Background: an optimization exercise with open tools, aiming at small area. Do not read the settings as production practice. RTL that was checked went through simulation tests only; none was proved equivalent to the original. Some runs may be left out. An edit can pass the tests and still lose a function that they never use. No functional check of the RTL was part of run 1.

--- flow/design.v: outline only ---
// module xor_module: 11 lines
// module reg_module: 12 lines
// module reg_26bits: 11 lines
// module hpc3_and_module: 25 lines
// module aes_bp_graph_coloring: 1742 lines
// module gxor2: 1 lines
// module gxnor2: 1 lines
// module gand2: 1 lines
// module gnand2: 1 lines
// module ginv: 1 lines
module aes_bp_graph_coloring (
  input           clk,
  input  [7:0] share0_in,
  input  [7:0] share1_in,
  input  [51:0] rand_bit_share0,
  input  [51:0] rand_bit_share1,
  output [7:0] o_share0,
  output [7:0] o_share1
);
  // ...
==> flow/flow/run.sh <==
#!/bin/bash
set -euo pipefail
bash standard.sh "BUFFER_PORTS_ARGS=-buffer_cell sky130_fd_sc_hd__buf_1" "CTS_ARGS=-sink_clustering_enable -repair_clock_nets -dont_use_dummy_load -buf_list sky130_fd_sc_hd__clkbuf_4 -sink_clustering_size 10 -sink_clustering_max_diameter 50" finish > standard_flow.log 2>&1
==> flow/standard.sh <==
#!/bin/bash
# synth_recipe.tcl (not shown) runs the flow's synth.tcl, then flattens the netlist and writes it again
# the make line also repeats each setting of config.mk as NAME=value (left out here)
make -C /OpenROAD-flow-scripts/flow DESIGN_CONFIG=/design/flow/config.mk WORK_HOME=/design/flow/orfs CLKGATE_MAP_FILE= SYNTH_SCRIPT=/design/flow/synth_recipe.tcl "${@:-finish}"
==> flow/config.mk <==
export PLATFORM = sky130hd
export DESIGN_NAME = aes_bp_graph_coloring
export DESIGN_NICKNAME = aes_bp_graph_coloring
export VERILOG_FILES = /design/flow/design.v
export SDC_FILE = /design/flow/constraint.sdc
export NUM_CORES = 4
export LEC_CHECK = 0
export CAP_MARGIN = 20
export CORE_MARGIN = 2
export CORE_UTILIZATION = 40
export GPL_TIMING_DRIVEN = 0
export SLEW_MARGIN = 20
export SYNTH_HIERARCHICAL = 1
==> flow/constraint.sdc <==
create_clock -name core_clock -period 5.0 [get_ports {clk}]
set_input_delay 1.0000 -clock core_clock [delete_from_list [all_inputs] [get_ports {clk}]]
set_output_delay 1.0000 -clock core_clock [all_outputs]
set_load 0.01 [all_outputs]
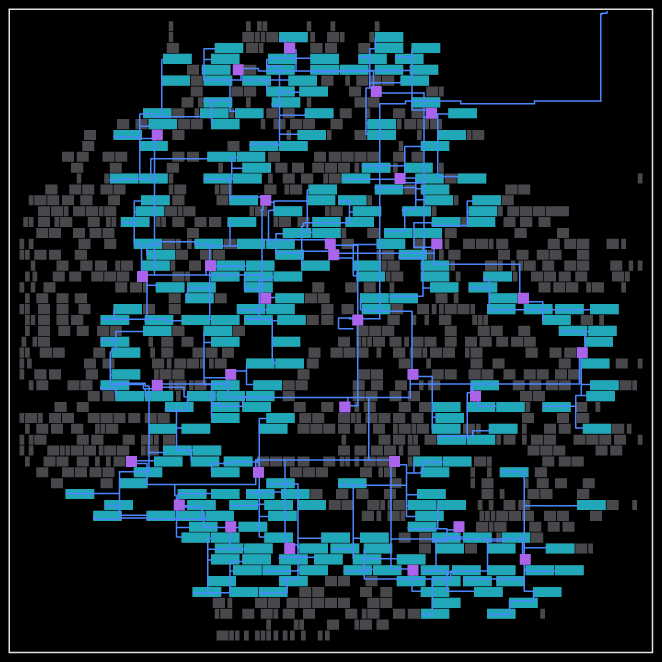
(run_1/clock_map.png)
Drawn at 4 px/um.
Cyan marks flip-flops, count 251. Purple marks cells driving clock nets, count 30. Blue marks clock wires, length 2,610 um.
There are 31 routed clock nets.

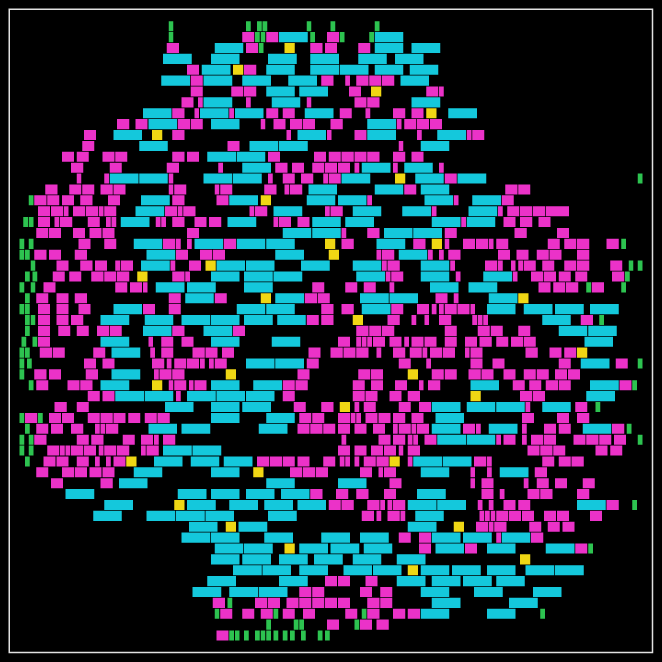
(run_1/cell_classes.png)
Drawn at 4 px/um.
Yellow marks cells driving clock nets, cells 30, share of their area 2.2%. Cyan marks flip-flops, cells 251, share of their area 49%. Green marks other buffers and delay cells, cells 84, share of their area 3.0%. Magenta marks all other logic, cells 622, share of their area 46%.

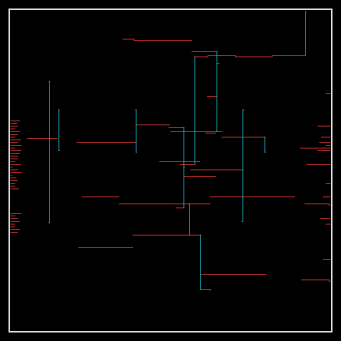
(run_1/metal_stack.png)
Drawn at 2 px/um. Two of the layers only.
Cyan marks met4, wire length 374 um. Red marks met3, wire length 725 um.

==> results.txt, run 1 <==
area of the core 0.0242 mm2; Max Freq 216 MHz; final-layout fill cell count 2,324; residual overflow from global routing 0; status complete, no violations; H-Tree Depth 1; drt initial violations 198; pre-CTS setup slack 0.540 ns; Final Max Slew Viols 0; R2R depth 13; Vias per Instance 4.09; FF+latch count, synth 251; CTS sink cnt 251; largest cells by area after synthesis dfxtp_1 51%, xor2_1 41%, nand2_1 5.2%, xnor2_1 2.7%; register area share after synthesis 51.3%; Clk Latency, worst-skew pair 0.67 ns; TritonCTS clock tree built; root buf cell clkbuf_4; Port-buffer cells 84; final hold viol count 0; number of max-cap violations 0; Resized cells post-CTS 0; CP delay by family, top XOR/XNOR gates; routed vias 5,365; slowest stage cell on the critical path dfxtp_1
-- run 1: stage by stage --
stage	util, %	hold WS (ns)	cells
after CTS	44.4	0.316	1311
after global placement	43.5	0.311	1281
after global routing	44.5	0.333	1312
after detailed placement	43.5	0.312	1281
final	44.5	0.324	1312
after floorplan	-	0.310	873
-- run 1: cells in the mapped netlist --
cell type	instances
dfxtp_1	251
nand2_1	136
xnor2_1	30
xor2_1	456
-- run 1: cell type report --
type                    instances  area, um2  share of cell area [%]
diodes                          1       2.50                  0.0233
clock buffers                  30        225                    2.10
multi-input cells             622       4770                    44.4
flip-flops and latches        251       5020                    46.8
well taps                     324        405                    3.77
repair buffers                 84        315                    2.93
-- run 1: kinds of logic (layout without fill, tap and decap cells) --
group	after synthesis	count (layout)	synth area share [%]
other cells	0	1	0
simple gates	136	136	5.21
buf+inv	0	114	0
flops	251	251	51.3
xor+xnor	486	486	43.5
-- run 1: metal layers --
| layer | GRT usage, % | share of wire, % | vias to the layer above |
|---|---|---|---|
| li1 | - | - | 2866 |
| met1 | 18.1 | 46 | 2368 |
| met2 | 24.9 | 48 | 103 |
| met3 | 2.48 | 4.0 | 28 |
| met4 | 4.10 | 2.1 | 0 |
| met5 | 0 | 0 | - |
==> run_1/cts_layout.png <==
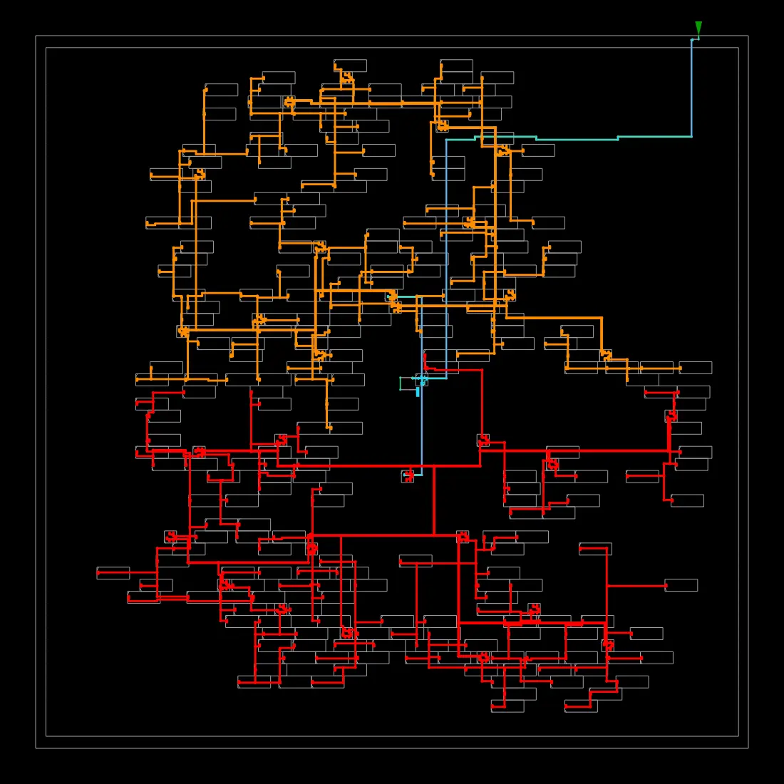

==> run 2: too many edits to list; what changed since run 1 <==
flow/design.v: 1807 -> 1781 lines; modules unchanged: 9
  aes_bp_graph_coloring: edited, 1742 -> 1716 lines
==> flow/flow/run.sh (replaced) <==
#!/bin/bash
set -euo pipefail
bash standard.sh "BUFFER_PORTS_ARGS=-buffer_cell sky130_fd_sc_hd__buf_1" "CTS_ARGS=-sink_clustering_enable -repair_clock_nets -dont_use_dummy_load -buf_list sky130_fd_sc_hd__clkbuf_4 -sink_clustering_size 11 -sink_clustering_max_diameter 50" finish > standard_flow.log 2>&1
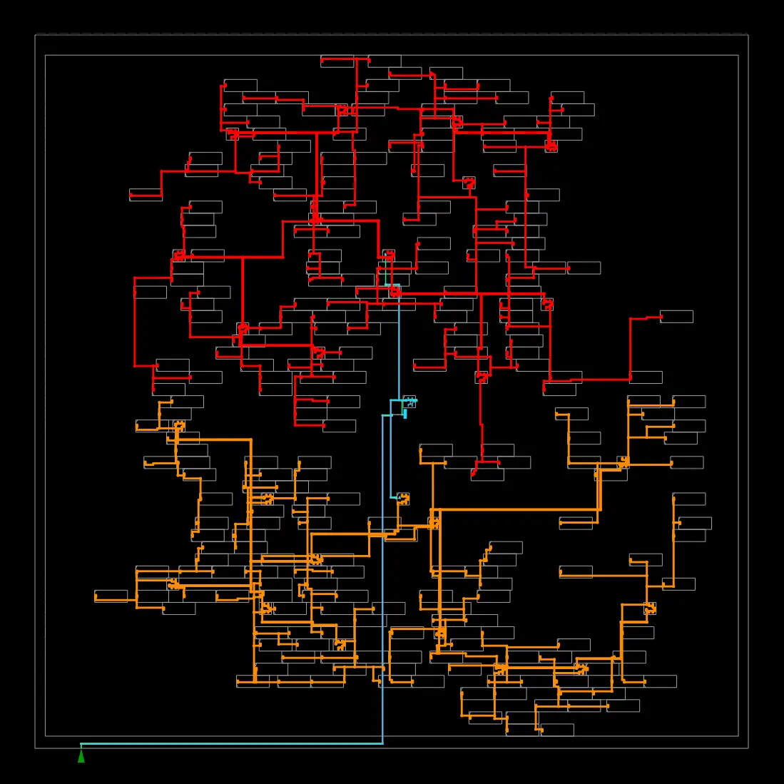
(run_2/cts_layout.png)
CTS buffer count: 27
CTS sink cnt: 251

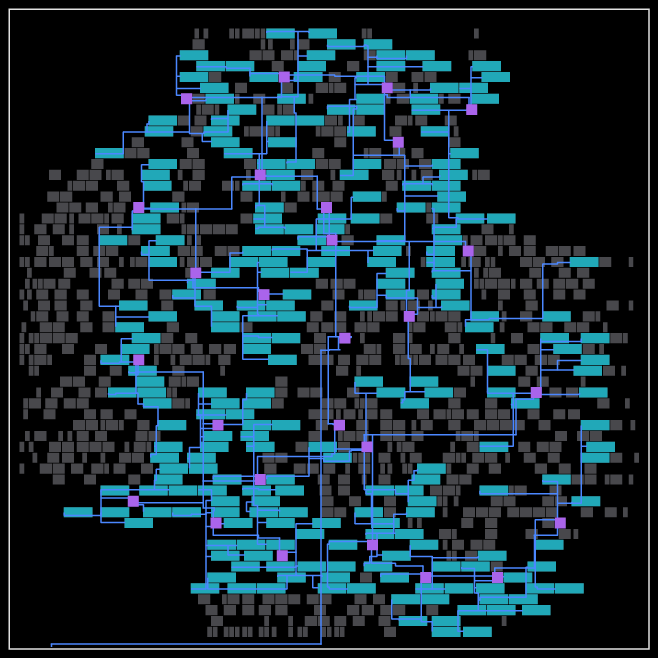
(run_2/clock_map.png)
Drawn at 4 px/um.
Blue marks clock wires, length 2,650 um. Purple marks cells driving clock nets, count 27. Cyan marks flip-flops, count 251.
There are 28 routed clock nets.

==> run 2 against run 1 <==
Net effect:
- still clean on timing, DRC and antenna
- via count decreased by 0.78%
- register-to-register slack got worse by 0.13 ns
- sequential share of layout area increased by 0.66 points
- utilization increased by 0.43 points
- count of clock-buffer cells in the layout decreased by 3
- clock skew decreased by 0.036 ns
- synthesized area decreased by 1.2%
- cell area decreased by 1.4%
- flip-flop and latch count unchanged
- largest cell class unchanged
==> results.txt, run 2 <==
Main synth FF type dfxtp_1; met3 wire len 695 um; number of max-cap violations 0; Vias per Instance 4.12; final hold viol count 0; most frequent cells after synthesis 443 x xor2_1, 251 x dfxtp_1, 136 x nand2_1; final core utilization 44.9%; largest cells by area after synthesis dfxtp_1 52%, xor2_1 40%, nand2_1 5.3%, xnor2_1 2.7%; Resized cells post-CTS 0; pre-CTS setup slack 0.480 ns; routed vias 5,323; area of the core 0.0236 mm2; met2 WL 8590 um; H-Tree Depth 1; FF+latch count, synth 251; drt initial violations 198; R2R depth 14; EDFF count, synth 0; ys async rst share 0%; Final Max Slew Viols 0; Clk Latency, worst-skew pair 0.65 ns; final-layout fill cell count 2,309; register area share after synthesis 51.9%; root buf cell clkbuf_4; placed cell count 1,263; non-filler instance count after layout 1,291; TritonCTS clock tree built; status complete, no violations; highest routed metal layer met4
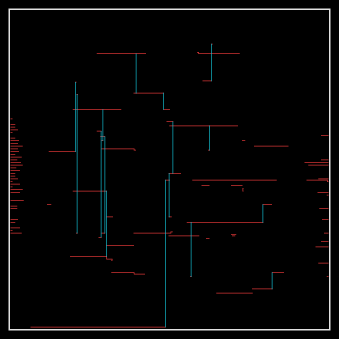
(run_2/metal_stack.png)
Drawn at 2 px/um. Two of the layers only.
Cyan marks met4, wire length 477 um. Red marks met3, wire length 695 um.

run 2: cell type report:
| class | instances | area, um2 | share of cell area, % |
|---|---|---|---|
| sequential | 251 | 5020 | 47.4 |
| multi-input combinational | 609 | 4650 | 43.9 |
| tap | 319 | 399 | 3.77 |
| timing repair buffer | 84 | 315 | 2.98 |
| clock buffer | 27 | 203 | 1.91 |
| antenna | 1 | 2.50 | 0.0236 |
run 2: worst max-delay path, cell delays in order (launching register included):
cell and delay [ns]:
dfxtp_1 0.45, xor2_1 0.30, xor2_1 0.22, nand2_1 0.09, xor2_1 0.25, xor2_1 0.20
xor2_1 0.29, xor2_1 0.21, xor2_1 0.39, xor2_1 0.22, xor2_1 0.18, buf_1 0.17
run 2: routing by layer:
metal	global-route usage (%)	vias to the layer above
met5	0	-
met4	4.96	0
met3	2.37	34
met2	24.4	116
met1	17.7	2342
li1	-	2831
run 2: cell families (layout without fill, tap and decap cells):
group | Yosys count | after routing | share of synthesized area [%]
and+or+nand+nor | 136 | 136 | 5.27
xor gates and xnor gates | 473 | 473 | 42.8
buffers and inverters | 0 | 111 | 0
other | 0 | 1 | 0
DFF | 251 | 251 | 51.9
run 2: stage by stage:
step	hold WS (ns)
final	0.327
after global routing	0.335
after CTS	0.325
after detailed placement	0.312
after global placement	0.311
after floorplan	0.310
==> run 2 -> run 3 <==
==> flow/flow/run.sh (replaced) <==
#!/bin/bash
set -euo pipefail
bash standard.sh "BUFFER_PORTS_ARGS=-buffer_cell sky130_fd_sc_hd__buf_1" "CTS_ARGS=-sink_clustering_enable -repair_clock_nets -dont_use_dummy_load -buf_list sky130_fd_sc_hd__clkbuf_4 -sink_clustering_size 10 -sink_clustering_max_diameter 50" finish > standard_flow.log 2>&1
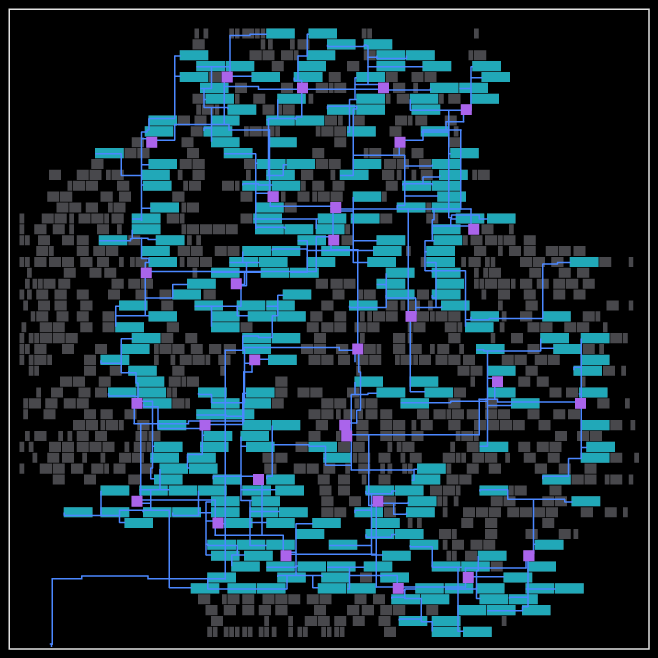
(run_3/clock_map.png)
Drawn at 4 px/um.
Blue marks clock wires, length 2,670 um. Cyan marks flip-flops, count 251. Purple marks cells driving clock nets, count 29.
There are 30 routed clock nets.

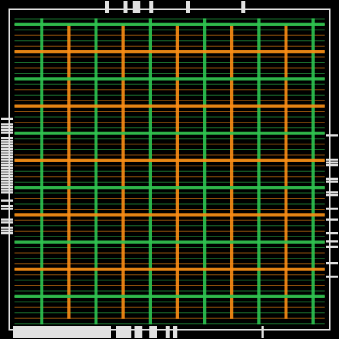
(run_3/pdn.png)
Drawn at 2 px/um. Pins as bars on the die edge.
Green marks VSS. Orange marks VDD.
11 straps on met5. 137 signal pins sit on the boundary. 11 straps on met4. 57 met1 rails follow the rows. The core has 56 rows.

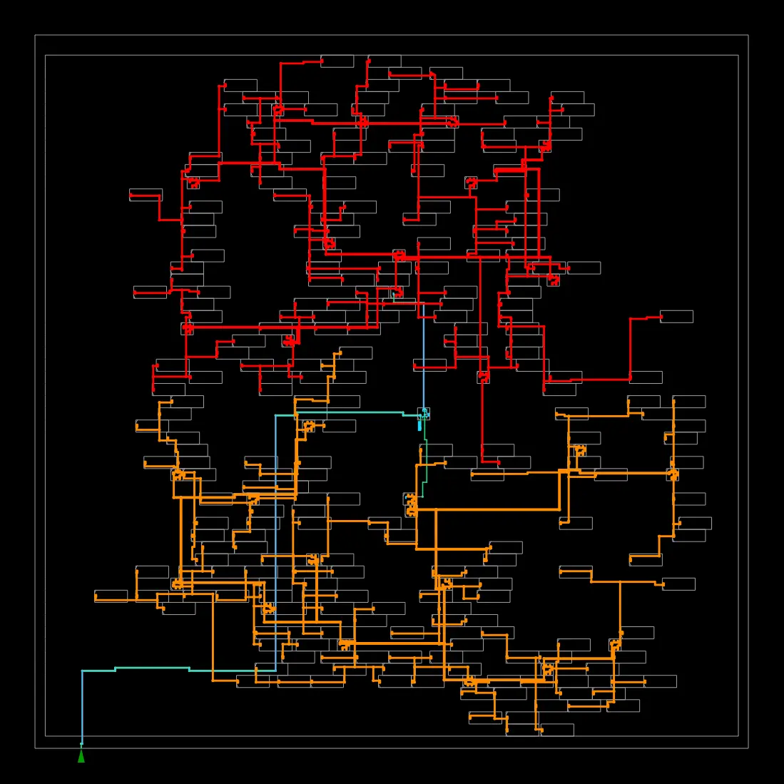
(run_3/cts_layout.png)
sequential cell count: 251
root buf cell: clkbuf_4
CTS buffer count: 29
H-Tree Depth: 1

==> run 3 against run 2 <==
Net effect:
- maximum frequency increased by 0.62%
- synthesized area unchanged
- utilization increased by 0.064 points
- largest cell class unchanged
- critical endpoint unchanged
- cell area increased by 0.14%
==> results.txt, run 3 <==
status complete, no violations; number of max-cap violations 0; R2R depth 14; register area share after synthesis 51.9%; final core utilization 44.9%; most common cell in the netlist xor2_1; EDFF count, synth 0; residual overflow from global routing 0; Resized cells post-CTS 0; worst-path cell chain xor2_1, xor2_1, nand2_1, xor2_1, xor2_1, xor2_1, xor2_1, xor2_1, xor2_1, xor2_1, buf_1; Clk Latency, worst-skew pair 0.65 ns; Port-buffer cells 84; Main synth FF type dfxtp_1; Final Max Slew Viols 0; most frequent CP cell xor2_1; area of the core 0.0236 mm2; CTS sink cnt 251; slowest stage cell on the critical path dfxtp_1; TritonCTS clock tree built; drt initial violations 195; final hold viol count 0; Crit path depth 11; CP delay by family, top XOR/XNOR gates; Vias per Instance 4.12; Buf+Inv Stages, Crit Path 1; most frequent cells after synthesis 443 x xor2_1, 251 x dfxtp_1, 136 x nand2_1; largest cells by area after synthesis dfxtp_1 52%, xor2_1 40%, nand2_1 5.3%, xnor2_1 2.7%
[run 3: cell counts after synthesis]
No cell type changed its count.
[run 3: through the flow]
stage	hold slack [ns]	instance area, um2	worst slack [ns]	cells
6_report	0.300	10600	0.412	1293
5_1_grt	0.312	10600	0.00785	1293
4_1_cts	0.307	10600	0.339	1292
3_5_place_dp	0.312	10400	0.480	1263
3_3_place_gp	0.311	10400	0.509	1263
2_1_floorplan	0.310	9680	1.38	860
[run 3: cell families (layout without fill, tap and decap cells)]
| family | after synthesis | in the layout | synth area share (%) |
|---|---|---|---|
| xor+xnor | 473 | 473 | 42.8 |
| buf+inv | 0 | 113 | 0 |
| flops | 251 | 251 | 51.9 |
| other cells | 0 | 1 | 0 |
| simple gates | 136 | 136 | 5.27 |
[run 3: routing by layer]
metal | GRT usage (%) | part of all wire, % | vias up
met5 | 0 | 0 | -
met3 | 2.60 | 4.2 | 31
met1 | 17.7 | 45 | 2350
met4 | 4.34 | 2.3 | 0
li1 | - | - | 2827
met2 | 24.6 | 49 | 115
[run 3: worst register-to-register path, cell delays in order (launching register included)]
cell	delay [ns]
dfxtp_1	0.33
nand2_1	0.06
xnor2_1	0.61
xor2_1	0.34
xor2_1	0.22
nand2_1	0.09
xor2_1	0.28
xor2_1	0.29
xor2_1	0.39
xor2_1	0.21
xor2_1	0.18
xor2_1	0.44
xor2_1	0.23
xor2_1	0.20
xor2_1	0.19
[run 3: area by class of cell]
type | instances | area (um2)
Timing Repair Buffer | 84 | 315
Antenna cell | 1 | 2.50
Sequential cell | 251 | 5020
Multi-Input combinational cell | 609 | 4650
Tap cell | 319 | 399
Clock buffer | 29 | 218
Fill cell | 2297 | 13000

re-timing with driven ports:
How much do the figures lean on ideal ports? The routed layouts below were timed once more, with nothing changed but the port constraints.
Step 1 (the two cells are an assumption about what drives the block):
set clk [get_ports {clk}]
set_driving_cell -lib_cell sky130_fd_sc_hd__clkbuf_16 $clk
set_driving_cell -lib_cell sky130_fd_sc_hd__buf_2 [delete_from_list [all_inputs] $clk]
Step 2 also shifts input and output timing later by t, the mid clock arrival at the registers, as if the neighbouring blocks saw the same clock.
Three values: no drivers, after step 1, after step 2; two values: the first two.
| run | t, ns | setup slack, ns | worst setup path after step 2 |
|---|---|---|---|
| run 1 | 0.673 | 0.363 / 0.324 / 0.593 | input to register |
| run 2 | 0.671 | 0.384 / 0.344 / 0.593 | input to register |
| run 3 | 0.673 | 0.412 / 0.373 / 0.590 | input to register |
After both steps every run listed still meets setup and hold.
